Background: an optimization exercise with open tools, aiming at small area and a short achievable clock period. Do not read the settings as production practice.
RTL that was checked went through simulation tests only; none was proved equivalent to the original.
Some runs may be left out. An edit can pass the tests and still lose a function that they never use.
For run 2, only the layout was checked, not whether the RTL still works.
Power is estimated from default activity; no workload was simulated.

==> flow/design.v <==
typedef union packed {
    logic [7:0][7:0] byte_level;
    logic [3:0][15:0] half_level;
    logic [1:0][31:0] word_level;
} EXAMPLE_CACHE_BLOCK;
typedef enum logic [3:0] {
	INST_ADDR_MISALIGN  = 4'h0,
	INST_ACCESS_FAULT   = 4'h1,
	ILLEGAL_INST        = 4'h2,
	BREAKPOINT          = 4'h3,
	LOAD_ADDR_MISALIGN  = 4'h4,
	LOAD_ACCESS_FAULT   = 4'h5,
	STORE_ADDR_MISALIGN = 4'h6,
	STORE_ACCESS_FAULT  = 4'h7,
	ECALL_U_MODE        = 4'h8,
	ECALL_S_MODE        = 4'h9,
	NO_ERROR            = 4'ha,  
	ECALL_M_MODE        = 4'hb,
	INST_PAGE_FAULT     = 4'hc,
	LOAD_PAGE_FAULT     = 4'hd,
	HALTED_ON_WFI       = 4'he,  
	STORE_PAGE_FAULT    = 4'hf
} EXCEPTION_CODE;
typedef enum logic [5:0] {
	ALU_ADD     = 6'h00,
	ALU_SUB     = 6'h01,
	ALU_SLT     = 6'h02,
	ALU_SLTU    = 6'h03,
	ALU_AND     = 6'h04,
	ALU_OR      = 6'h05,
	ALU_XOR     = 6'h06,
	ALU_SLL     = 6'h07,
	ALU_SRL     = 6'h08,
	ALU_SRA     = 6'h09,
	MULT_MUL     = 6'h0a,
	MULT_MULH    = 6'h0b,
	MULT_MULHSU  = 6'h0c,
	MULT_MULHU   = 6'h0d,
	BTU_BEQ		= 6'h0e,
	BTU_BNE 	= 6'h0f,
	BTU_BLT		= 6'h10,
	BTU_BGE		= 6'h11,
	BTU_BLTU	= 6'h12,
	BTU_BGEU	= 6'h13,
	BTU_JAL		= 6'h14,
	BTU_JALR	= 6'h15,
	LS_LOAD         = 6'h16,
	LS_LOADU        = 6'h17,
	LS_STORE        = 6'h18
} INSN_FUNC;
typedef enum logic [1:0] {
	FU_LSU    		= 2'b00,  
	FU_MULT     	= 2'b01,  
	FU_BTU     		= 2'b10,  
	FU_ALU     		= 2'b11  
} FUNC_UNIT;
typedef struct packed {
    logic unsigned [5-1:0] src1;
    logic unsigned [5-1:0] src2;
    logic unsigned [5-1:0] dest;
} ARCH_REG;
typedef union packed {
	logic [31:0] inst;
	struct packed {
		logic [6:0] funct7;
		logic [4:0] rs2;
		logic [4:0] rs1;
		logic [2:0] funct3;
		logic [4:0] rd;
		logic [6:0] opcode;
	} r;  
	struct packed {
		logic [11:0] imm;
		logic [4:0]  rs1;  
		logic [2:0]  funct3;
		logic [4:0]  rd;   
		logic [6:0]  opcode;
	} i;  
	struct packed {
		logic [6:0] off;  
		logic [4:0] rs2;  
		logic [4:0] rs1;  
		logic [2:0] funct3;
		logic [4:0] set;  
		logic [6:0] opcode;
	} s;  
	struct packed {
		logic       of;  
		logic [5:0] s;    
		logic [4:0] rs2; 
		logic [4:0] rs1; 
		logic [2:0] funct3;
		logic [3:0] et;  
		logic       f;   
		logic [6:0] opcode;
	} b;  
	struct packed {
		logic [19:0] imm;
		logic [4:0]  rd;
		logic [6:0]  opcode;
	} u;  
	struct packed {
		logic       of;  
		logic [9:0] et;  
		logic       s;   
		logic [7:0] f;	 
		logic [4:0] rd;  
		logic [6:0] opcode;
	} j;   
} INST;  
typedef enum logic [1:0] {
	BUS_NONE     = 2'h0,
	BUS_LOAD     = 2'h1,
	BUS_STORE    = 2'h2
} BUS_COMMAND;
`timescale 1ns/100ps
module multiplier #(
	parameter N = 8
) (
				input clock, reset,
				input unsigned [63:0] mcand, mplier,
				input [6-1:0] insn_tag_in,
				input [6-1:0] result_tag_in,
				input start,
				output [63:0] product,
				output [6-1:0] insn_tag,
				output [6-1:0] result_tag,
				output done
			);
  logic [63:0] mcand_out, mplier_out;
  logic [((N-1)*64)-1:0] internal_products, internal_mcands, internal_mpliers; 
  logic [((N-1)*6)-1:0] internal_insn_tags, internal_result_tags;
  logic [(N-2):0] internal_dones;
	mult_stage #(N) mstage [(N-1):0]  (
		.clock(clock),
		.reset(reset),
		.product_in({internal_products,64'h0}),
		.mplier_in({internal_mpliers,mplier}),
		.mcand_in({internal_mcands,mcand}),
		.insn_tag_in({internal_insn_tags, insn_tag_in}),
		.result_tag_in({internal_result_tags, result_tag_in}),
		.start({internal_dones,start}),
		.product_out({product,internal_products}),
		.mplier_out({mplier_out,internal_mpliers}),
		.mcand_out({mcand_out,internal_mcands}),
		.insn_tag_out({insn_tag, internal_insn_tags}),
		.result_tag_out({result_tag, internal_result_tags}),
		.done({done,internal_dones})
	);
endmodule
module mult_stage #(
	parameter N = 8
) (
					input clock, reset, start,
					input [63:0] product_in, mplier_in, mcand_in,
					input [6-1:0] insn_tag_in,
					input [6-1:0] result_tag_in,
					output logic done,
					output logic [63:0] product_out, mplier_out, mcand_out,
					output logic [6-1:0] insn_tag_out,
					output logic [6-1:0] result_tag_out
				);
	localparam M = 64 / N;
	logic [63:0] prod_in_reg, partial_prod_reg;
	logic [63:0] partial_product, next_mplier, next_mcand;
	assign product_out = prod_in_reg + partial_prod_reg;
	assign partial_product = mplier_in[M-1:0] * mcand_in;
	assign next_mplier = mplier_in >> M;
	assign next_mcand = mcand_in << M;
	always_ff @(posedge clock) begin
		prod_in_reg      <= product_in;
		partial_prod_reg <= partial_product;
		mplier_out       <= next_mplier;
		mcand_out        <= next_mcand;
		insn_tag_out	 <= insn_tag_in;
		result_tag_out	 <= result_tag_in;
	end
	always_ff @(posedge clock) begin
		if(reset)
			done <= 1'b0;
		else
			done <= start;
	end
endmodule
==> flow/run.sh <==
#!/bin/bash
# synth_recipe.tcl (not shown) runs the flow's synth.tcl, then flattens the netlist and writes it again
# the make line also repeats each setting of config.mk as NAME=value (left out here)
make -C /OpenROAD-flow-scripts/flow DESIGN_CONFIG=/design/flow/config.mk WORK_HOME=/design/flow/orfs CLKGATE_MAP_FILE= SYNTH_SCRIPT=/design/flow/synth_recipe.tcl finish
==> flow/config.mk <==
export PLATFORM = sky130hd
export DESIGN_NAME = multiplier
export DESIGN_NICKNAME = multiplier
export VERILOG_FILES = /design/flow/design.v
export SDC_FILE = /design/flow/constraint.sdc
export NUM_CORES = 4
export LEC_CHECK = 0
export CAP_MARGIN = 20
export CORE_MARGIN = 2
export CORE_UTILIZATION = 40
export SLEW_MARGIN = 20
==> flow/constraint.sdc <==
create_clock -name core_clock -period 6.0 [get_ports {clock}]
set_input_delay 1.2000 -clock core_clock [delete_from_list [all_inputs] [get_ports {clock}]]
set_output_delay 1.2000 -clock core_clock [all_outputs]
set_load 0.01 [all_outputs]
### Layout detail, run 1

The bar under the picture is 20 um long. Region (223, 223) to (273, 273) um. Cells in gray, sequential cells in the stronger gray; small squares are vias.
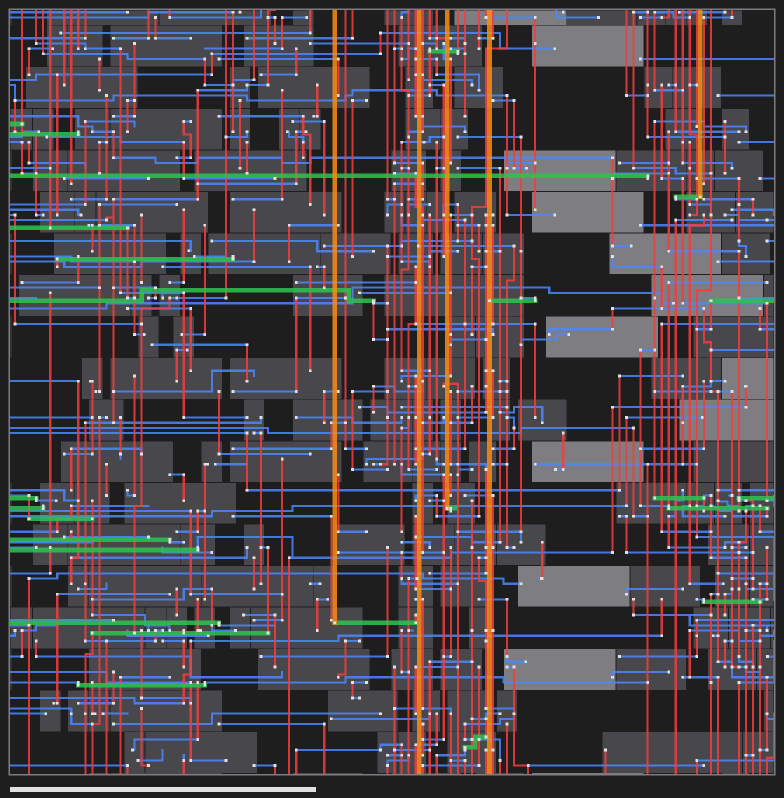
- metal 1: blue
- metal 2: red
- metal 3: green
- metal 4: orange
- netlist names of flops here include: mstage.mcand_out (5), mstage.partial_prod_reg (5)
- sequential cells in the window: 10
- most frequent: fa_1 (25), nand2_1 (19), inv_1 (16)
- cells with their middle in the window: 154

### Sizing map, run 1

The bar under the picture is 100 um long.
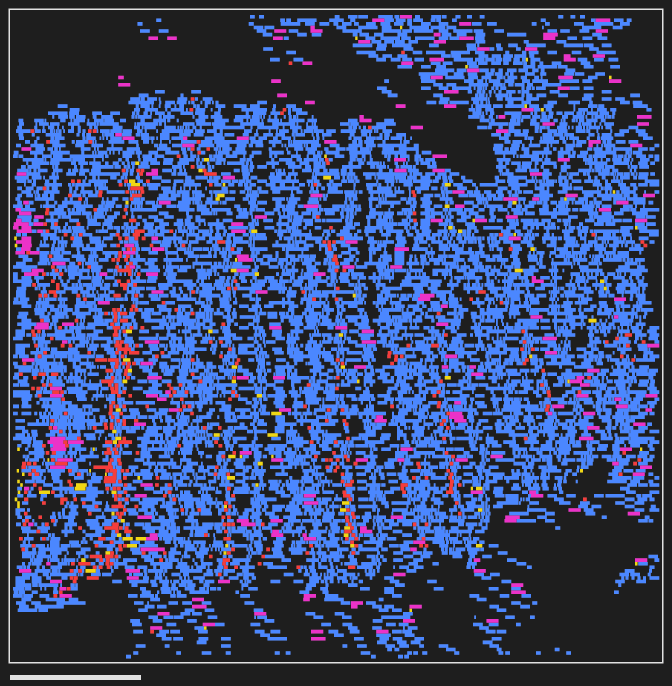
- _3 and _4 cells: red (cells 593; share 5.7%; most used buf_4)
- _6 and larger: magenta (cells 266; share 2.5%; most used clkbuf_16)
- _0 and _1 cells: blue (cells 9462; share 91%; most used and2_1)
- _2 cells: yellow (cells 112; share 1.1%; most used clkinv_2)
Plain + repair buffers: 805
Syn-to-layout area delta: 16.0%
design area: 112000 um^2
Final Worst Setup Slack: 106 ps

==> reports/metrics.cfg, run 1 <==
[power_and_ir_drop]
p_leak_nw=52.4
peakVddDrop_mv=0.346

[grt]
antenna_found_initial=9
grt_pass1_vias=73232
grt_busiest_layer=met2

[logic_synthesis]
yosys.cell_types.count=92
synth_compound_area_frac=0.0840
ys.warnings.count=1
yosysSeqAreaShare=0.266
yosys.area_share.simple=0.167
synth_top_family_by_area=adder cells
synth-seq-cells=1288

[outcome]
outcome=finished clean

[setup_path]
crit_path_max_incr_delay_ps=540
crit_end=mstage[0].partial_prod_reg[61]$_DFF_P_
cp.required_ps=6680
cp_common_cell=fa_1
crit_path_top_delay_cell=fa_1
cp-start-kind=primary input
endpoint_kind=flip-flop
critPathKind=in2reg

[drt]
num_vias=67355
vias_per_cell=4.94
dr.pass1.iters=5
wl_met3_um=10900
drt_iter0_drc=3331

[finish]
final_cell_count_no_fill=13625
fillers=22323

[cts]
cts_resized=51
clock-sinks=1288
clk_path_buf_depth=3

[floorplanning]
die-width_um=496

[sta]
setup_violations=0
fin_tns_setup_ps=0
max_freq_ghz=0.170

[place]
dp.cells=13309
dp_hpwl_um=190000

[hold_path]
hold-path-endpoint=mstage[5].prod_in_reg[20]$_DFF_P_

### Clock routing, run 1

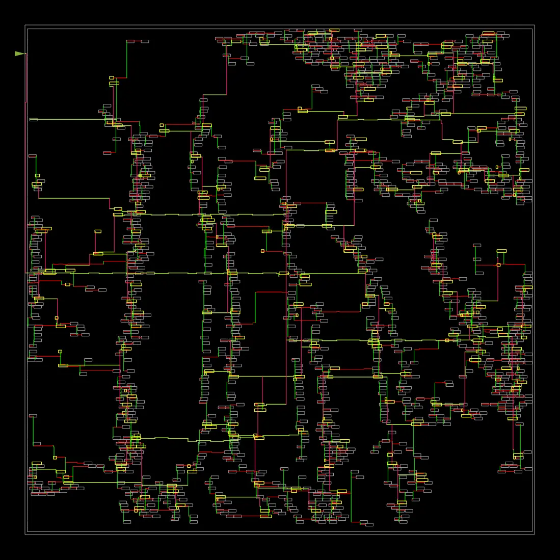
Clk Latency, worst-skew pair: 810 ps
cts bufs inserted: 150

### Clock distribution, run 1

The bar under the picture is 100 um long.
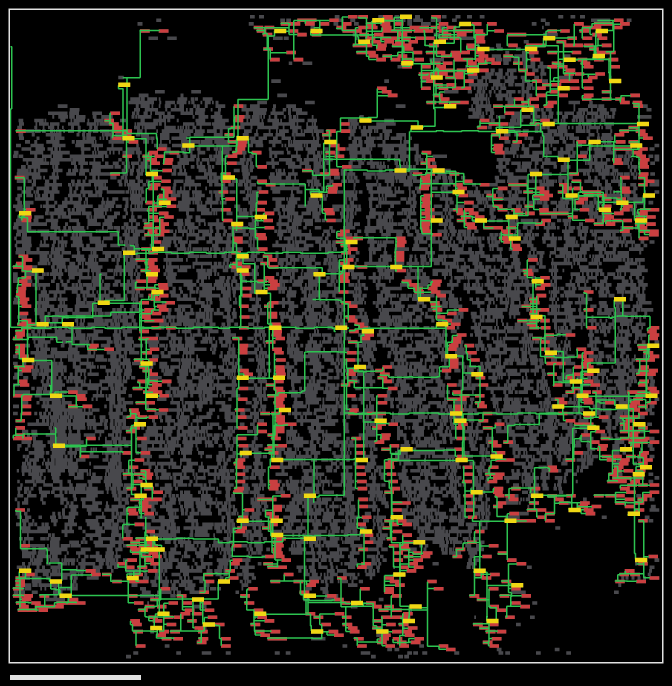
- flip-flops: red (count 1288)
- clock drivers: yellow (count 150)
- clock wires: green (length 18200 um)
- routed clock nets: 151
- flops lie: all over the die
Final Skew: 54.1 ps
P_clk: 0.00994 W
Clk pwr share: 0.154

==> run 1: power breakdown <==
group          internal [W]  total [W]  switching [W]  leakage, nW
Clock               0.00607    0.00994        0.00388         2.66
Sequential           0.0119     0.0133        0.00141         10.9
Combinational        0.0193     0.0415         0.0222         38.8
Total                0.0372     0.0647         0.0275         52.4
==> run 1: worst max-delay path: cells and delay by family <==
kind	cells	cell delay, ps
compound gates	10	1790
xor+xnor	1	140
fa+ha+maj	5	2340
buf+inv	8	940
simple gates	1	140
==> run 1: cells by family after synthesis <==
family,count (synthesis)
adder cells (fa/ha/maj),2016
AO/OA/AOI/OAI,1247
AND/OR/NAND/NOR,3024
multiplexers,5
XOR/XNOR,514
buffers and inverters,1579
flip-flops,1288
==> run 1: synth_stat cells (all sizes together) (7+ instances only) <==
master / number / share of area
a2111oi: 9 / 0.00096
a211o: 11 / 0.00099
a211oi: 43 / 0.0035
a21boi: 20 / 0.0016
a21o: 248 / 0.019
a21oi: 384 / 0.020
a221o: 7 / 0.00072
a221oi: 9 / 0.00081
a31o: 12 / 0.0011
a31oi: 34 / 0.0023
a41oi: 11 / 0.0011
and2: 1506 / 0.097
and3: 44 / 0.0028
and4: 7 / 0.00063
buf: 62 / 0.0046
clkbuf: 259 / 0.010
dfxtp: 1288 / 0.27
fa: 1447 / 0.30
ha: 569 / 0.073
inv: 1258 / 0.049
nand2: 801 / 0.031
nand2b: 65 / 0.0042
nand3: 89 / 0.0046
nand4: 51 / 0.0033
nor2: 251 / 0.0097
nor2b: 63 / 0.0041
nor3: 80 / 0.0041
nor3b: 7 / 0.00059
nor4: 7 / 0.00045
o211ai: 30 / 0.0024
o21a: 73 / 0.0057
o21ai: 209 / 0.011
o21bai: 57 / 0.0044
o22ai: 8 / 0.00058
o311ai: 8 / 0.00080
o31a: 8 / 0.00074
o31ai: 19 / 0.0018
o41ai: 7 / 0.00079
or2: 11 / 0.00071
or3: 21 / 0.0014
xnor2: 382 / 0.035
xor2: 132 / 0.012
==> run 1: final cells by class <==
class	count	area [um^2]	area share
Multi-Input combinational cell	6806	65300	0.581
Timing Repair Buffer	805	7090	0.0631
Sequential cell	1288	25800	0.229
Antenna cell	7	17.5	0.000156
Clock buffer	193	4180	0.0372
Tap cell	3185	3990	0.0355
Clock inverter	83	1300	0.0116
Inverter	1258	4720	0.0420
### The metal 1 layer, run 1

Cells faint in the background.
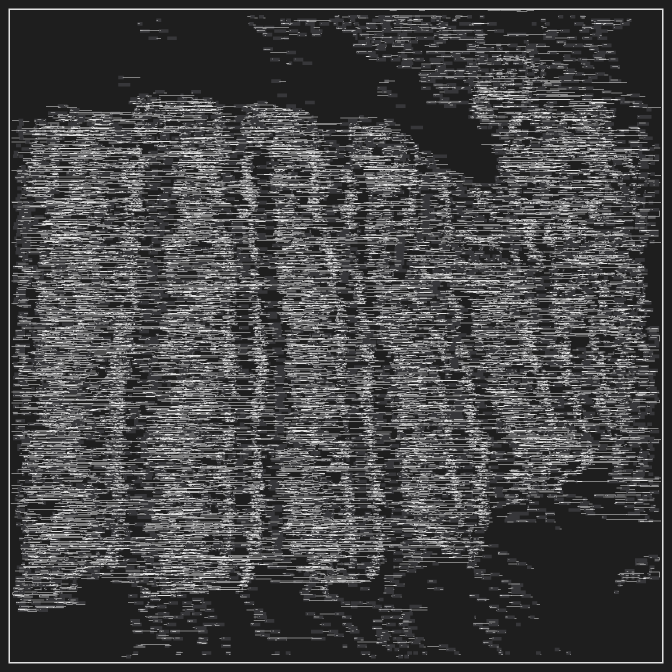

--- run 2: outline of the changes from run 1 ---
flow/design.v: 184 -> 7203 lines; modules unchanged: 0
  multiplier: edited, 34 -> 7087 lines
  removed: mult_stage
### The metal 1 layer, run 2

Cells faint in the background.
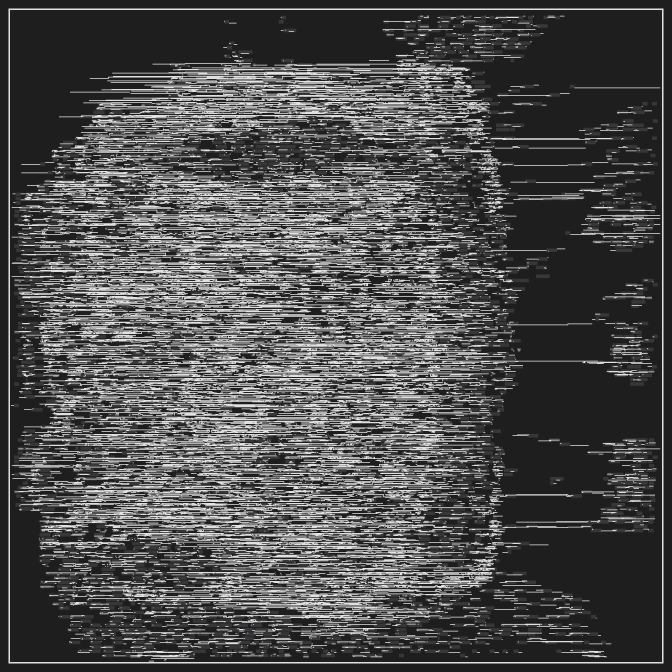
- share of all routed wire: 37%
- longest straight run: 87.4 um
- nets with wire on the layer: 6383
- main direction: horizontal
- wire length on this layer: 87.8 mm

### Sizing map, run 2

The bar under the picture is 100 um long.
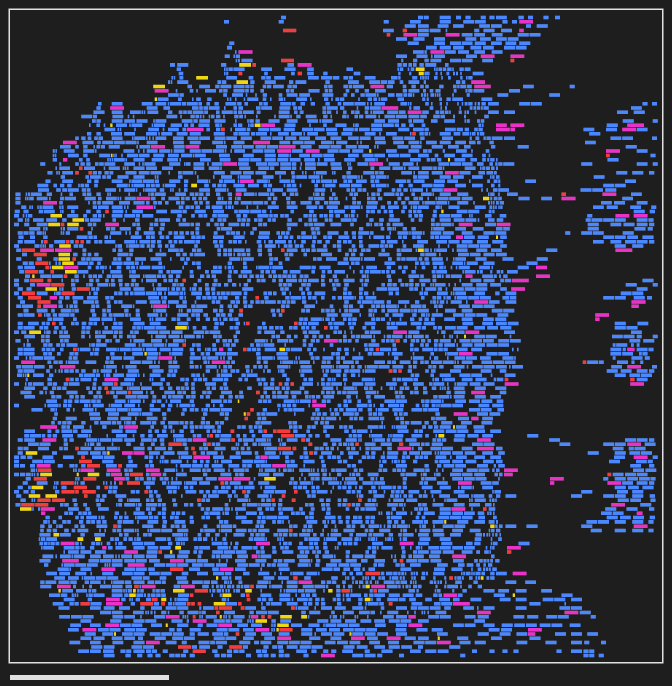
- _3 and _4 cells: red (cells 161; share 2.7%; most used buf_4)
- _0 and _1 cells: blue (cells 5646; share 93%; most used a22oi_1)
- _2 cells: yellow (cells 80; share 1.3%; most used dfxtp_2)
- _6 and larger: magenta (cells 164; share 2.7%; most used clkbuf_16)
Syn-to-layout area delta: 11.9%
Plain + repair buffers: 319
Final Worst Setup Slack: 1690 ps
design area: 74200 um^2

### Clock routing, run 2

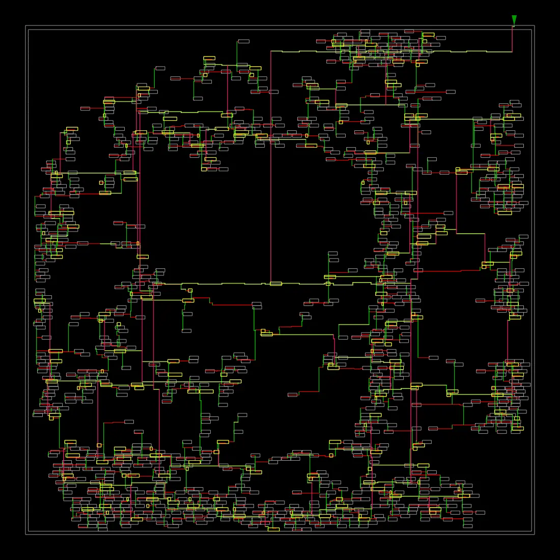
Final Skew: 108 ps
Clk Latency, worst-skew pair: 830 ps
cts bufs inserted: 115

==> run 2 against run 1 <==
Against the previous run: still clean on timing, DRC and antenna; die area shrank 31%; cell area is 34% lower; cell count fell by 39%; clock skew increased by 54 ps; sequential share of layout area is 5.9 points higher; sequential cell count is 229 lower; critical path depth down 14; worst hold slack lost 4.9 ps; core utilization decreased by 1.6 points; critical path type is now reg2reg.
==> reports/metrics.cfg, run 2 <==
[logic_synthesis]
synth.area.top_cells=dfxtp_1 (32%), fa_1 (27%), a22oi_1 (12%)
synth_common_cells=dfxtp_1 (1059), a22oi_1 (1024), fa_1 (890)
synth.largest_area_cell=dfxtp_1
ys.warnings.count=4  ; +3
yosys.cell_types.count=73  ; -21%
synth-seq-cells=1059  ; -18%
yosysMostFrequentCell=dfxtp_1
netlist.area_leader.share=0.319  ; +0.0204

[drt]
vias_per_cell=5.86  ; +19%
dr.pass1.iters=7  ; +2
drt_iter0_drc=6173  ; +85%
num_vias=48313  ; -28%

[setup_path]
critPathKind=reg2reg
cp.required_ps=6670  ; about the same
cp-start-kind=flip-flop
endpoint_kind=flip-flop

[finish]
most-common-layout-cells=a22oi_1 (1024), dfxtp_1 (989), fa_1 (890)
fillers=15313  ; -31%

[cts]
clk_path_buf_depth=3  ; unchanged
cts_tree=yes
clock-sinks=1059  ; -18%
cts_resized=0  ; -100%

[floorplanning]
die-width_um=411  ; -17%

[power_and_ir_drop]
peakVddDrop_mv=0.761  ; +120%
p_leak_nw=30.4  ; -42%

[sta]
setup_violations=0  ; unchanged
max_freq_ghz=0.232  ; +37%
min_period_over_period=0.718
fin_tns_setup_ps=0  ; unchanged

[place]
dp_hpwl_um=148000  ; -22%

[outcome]
outcome=finished clean

[grt]
grt_overflow=0
grt_pass1_vias=51188  ; -30%
antenna_found_initial=16  ; +7

==> run 2: cell types whose count changed after synthesis, sizes merged, moves of 211 or more <==
cell,delta
a21o,-211
a21oi,-333
a22oi,+1023
and2,-1503
dfxtp,-229
fa,-557
ha,-461
inv,-566
nand2,-655
xnor2,+311
xor2,+378
==> run 2: worst paths after layout <==
path                            from  slack [ps]            endpoint  depth (start not counted)
hold / removal    p_r[1][35]$_DFF_P_         300  p_r[2][35]$_DFF_P_                          0
hold reg to reg   p_r[1][35]$_DFF_P_         300  p_r[2][35]$_DFF_P_                          0
setup / recovery     r2_2248$_DFF_P_        1690  p_r[0][53]$_DFF_P_                         11
setup reg to reg     r2_2248$_DFF_P_        1690  p_r[0][53]$_DFF_P_                         11
==> run 2: through the flow <==
stage               cells  area (um^2)  utilization  total power (W)
global placement     8022        70100        0.425           0.0395
global route         8242        74200        0.450           0.0517
floorplan            6094        66400            -           0.0291
detailed placement   8022        70100        0.425           0.0402
finish               8244        74200        0.450           0.0477
CTS                  8239        74200        0.450           0.0479
==> run 2: cell type report <==
class                           instances  area (um^2)  area share
Antenna cell                            4         10.0    0.000135
Clock buffer                          136         3060      0.0412
Clock inverter                         81         1030      0.0139
Inverter                              693         2600      0.0351
Multi-Input combinational cell       3763        40400       0.544
Sequential cell                      1059        21400       0.288
Tap cell                             2189         2740      0.0369
Timing Repair Buffer                  319         3010      0.0406
==> run 2: where the power goes <==
| part | switching, W | total, W | internal [W] |
|---|---|---|---|
| combinational | 0.0160 | 0.0277 | 0.0117 |
| sequential | 0.00184 | 0.0125 | 0.0106 |
| clock | 0.00320 | 0.00756 | 0.00436 |
==> run 2: logic make-up after synthesis <==
logic type	after synthesis	share of synthesized area
buf+inv	1272	0.0720
compound gates	1244	0.138
xor+xnor	1203	0.159
flops	1059	0.319
fa+ha+maj	998	0.289
simple gates	303	0.0206
mux	15	0.00247
==> run 2: critical path, cell delays in order (launching register included) <==
cell,delay [ps]
dfxtp_1,300
ha_1,290
ha_1,360
nand3_2,130
nor4_1,690
o41ai_2,170
buf_4,200
o211ai_1,700
nand3_1,350
a211oi_2,510
nor4_1,100
a2111oi_0,360
==> run 2: per-layer routing <==
metal | global-route usage | vias up | wire, um
met5 | 0.0113 | - | 337
met4 | 0.163 | 18 | 15700
met3 | 0.0952 | 1091 | 30600
met2 | 0.415 | 3706 | 101000
met1 | 0.345 | 24022 | 87800
li1 | - | 19476 | -

==> static timing again, ports no longer ideal <==
In the flow no input, the clock included, has a driving cell. The finished layouts below were timed again as built, in two steps.
Step 1 (the two cells are an assumption about what drives the block):
set clk [get_ports {clock}]
set_driving_cell -lib_cell sky130_fd_sc_hd__clkbuf_16 $clk
set_driving_cell -lib_cell sky130_fd_sc_hd__buf_2 [delete_from_list [all_inputs] $clk]
Step 2, shift: input delay + t, output delay - t, t = (earliest + latest rising clock arrival at the registers) / 2. This alone moves slack from input paths to output paths.
a / b / c = ideal ports / drivers / drivers and shift; a / b = the first two.
run | t, ns | slack for setup (ns) | clock arrival spread, ns | worst data-port slew with drivers (ns) | pins driven straight from the clock port
run 1 | 0.875 | 0.106 / 0.162 / -0.714 | 0.059 / 0.059 | 0.17 | 1
run 2 | 0.860 | 1.689 / 1.689 / 1.689 | 0.108 / 0.108 | 0.07 | 1
Met with ideal ports but missed after step 2: setup timing in run 1. The setup slack of run 1, which loses most, moves by +0.056 ns with the drivers and by -0.820 ns with both steps.
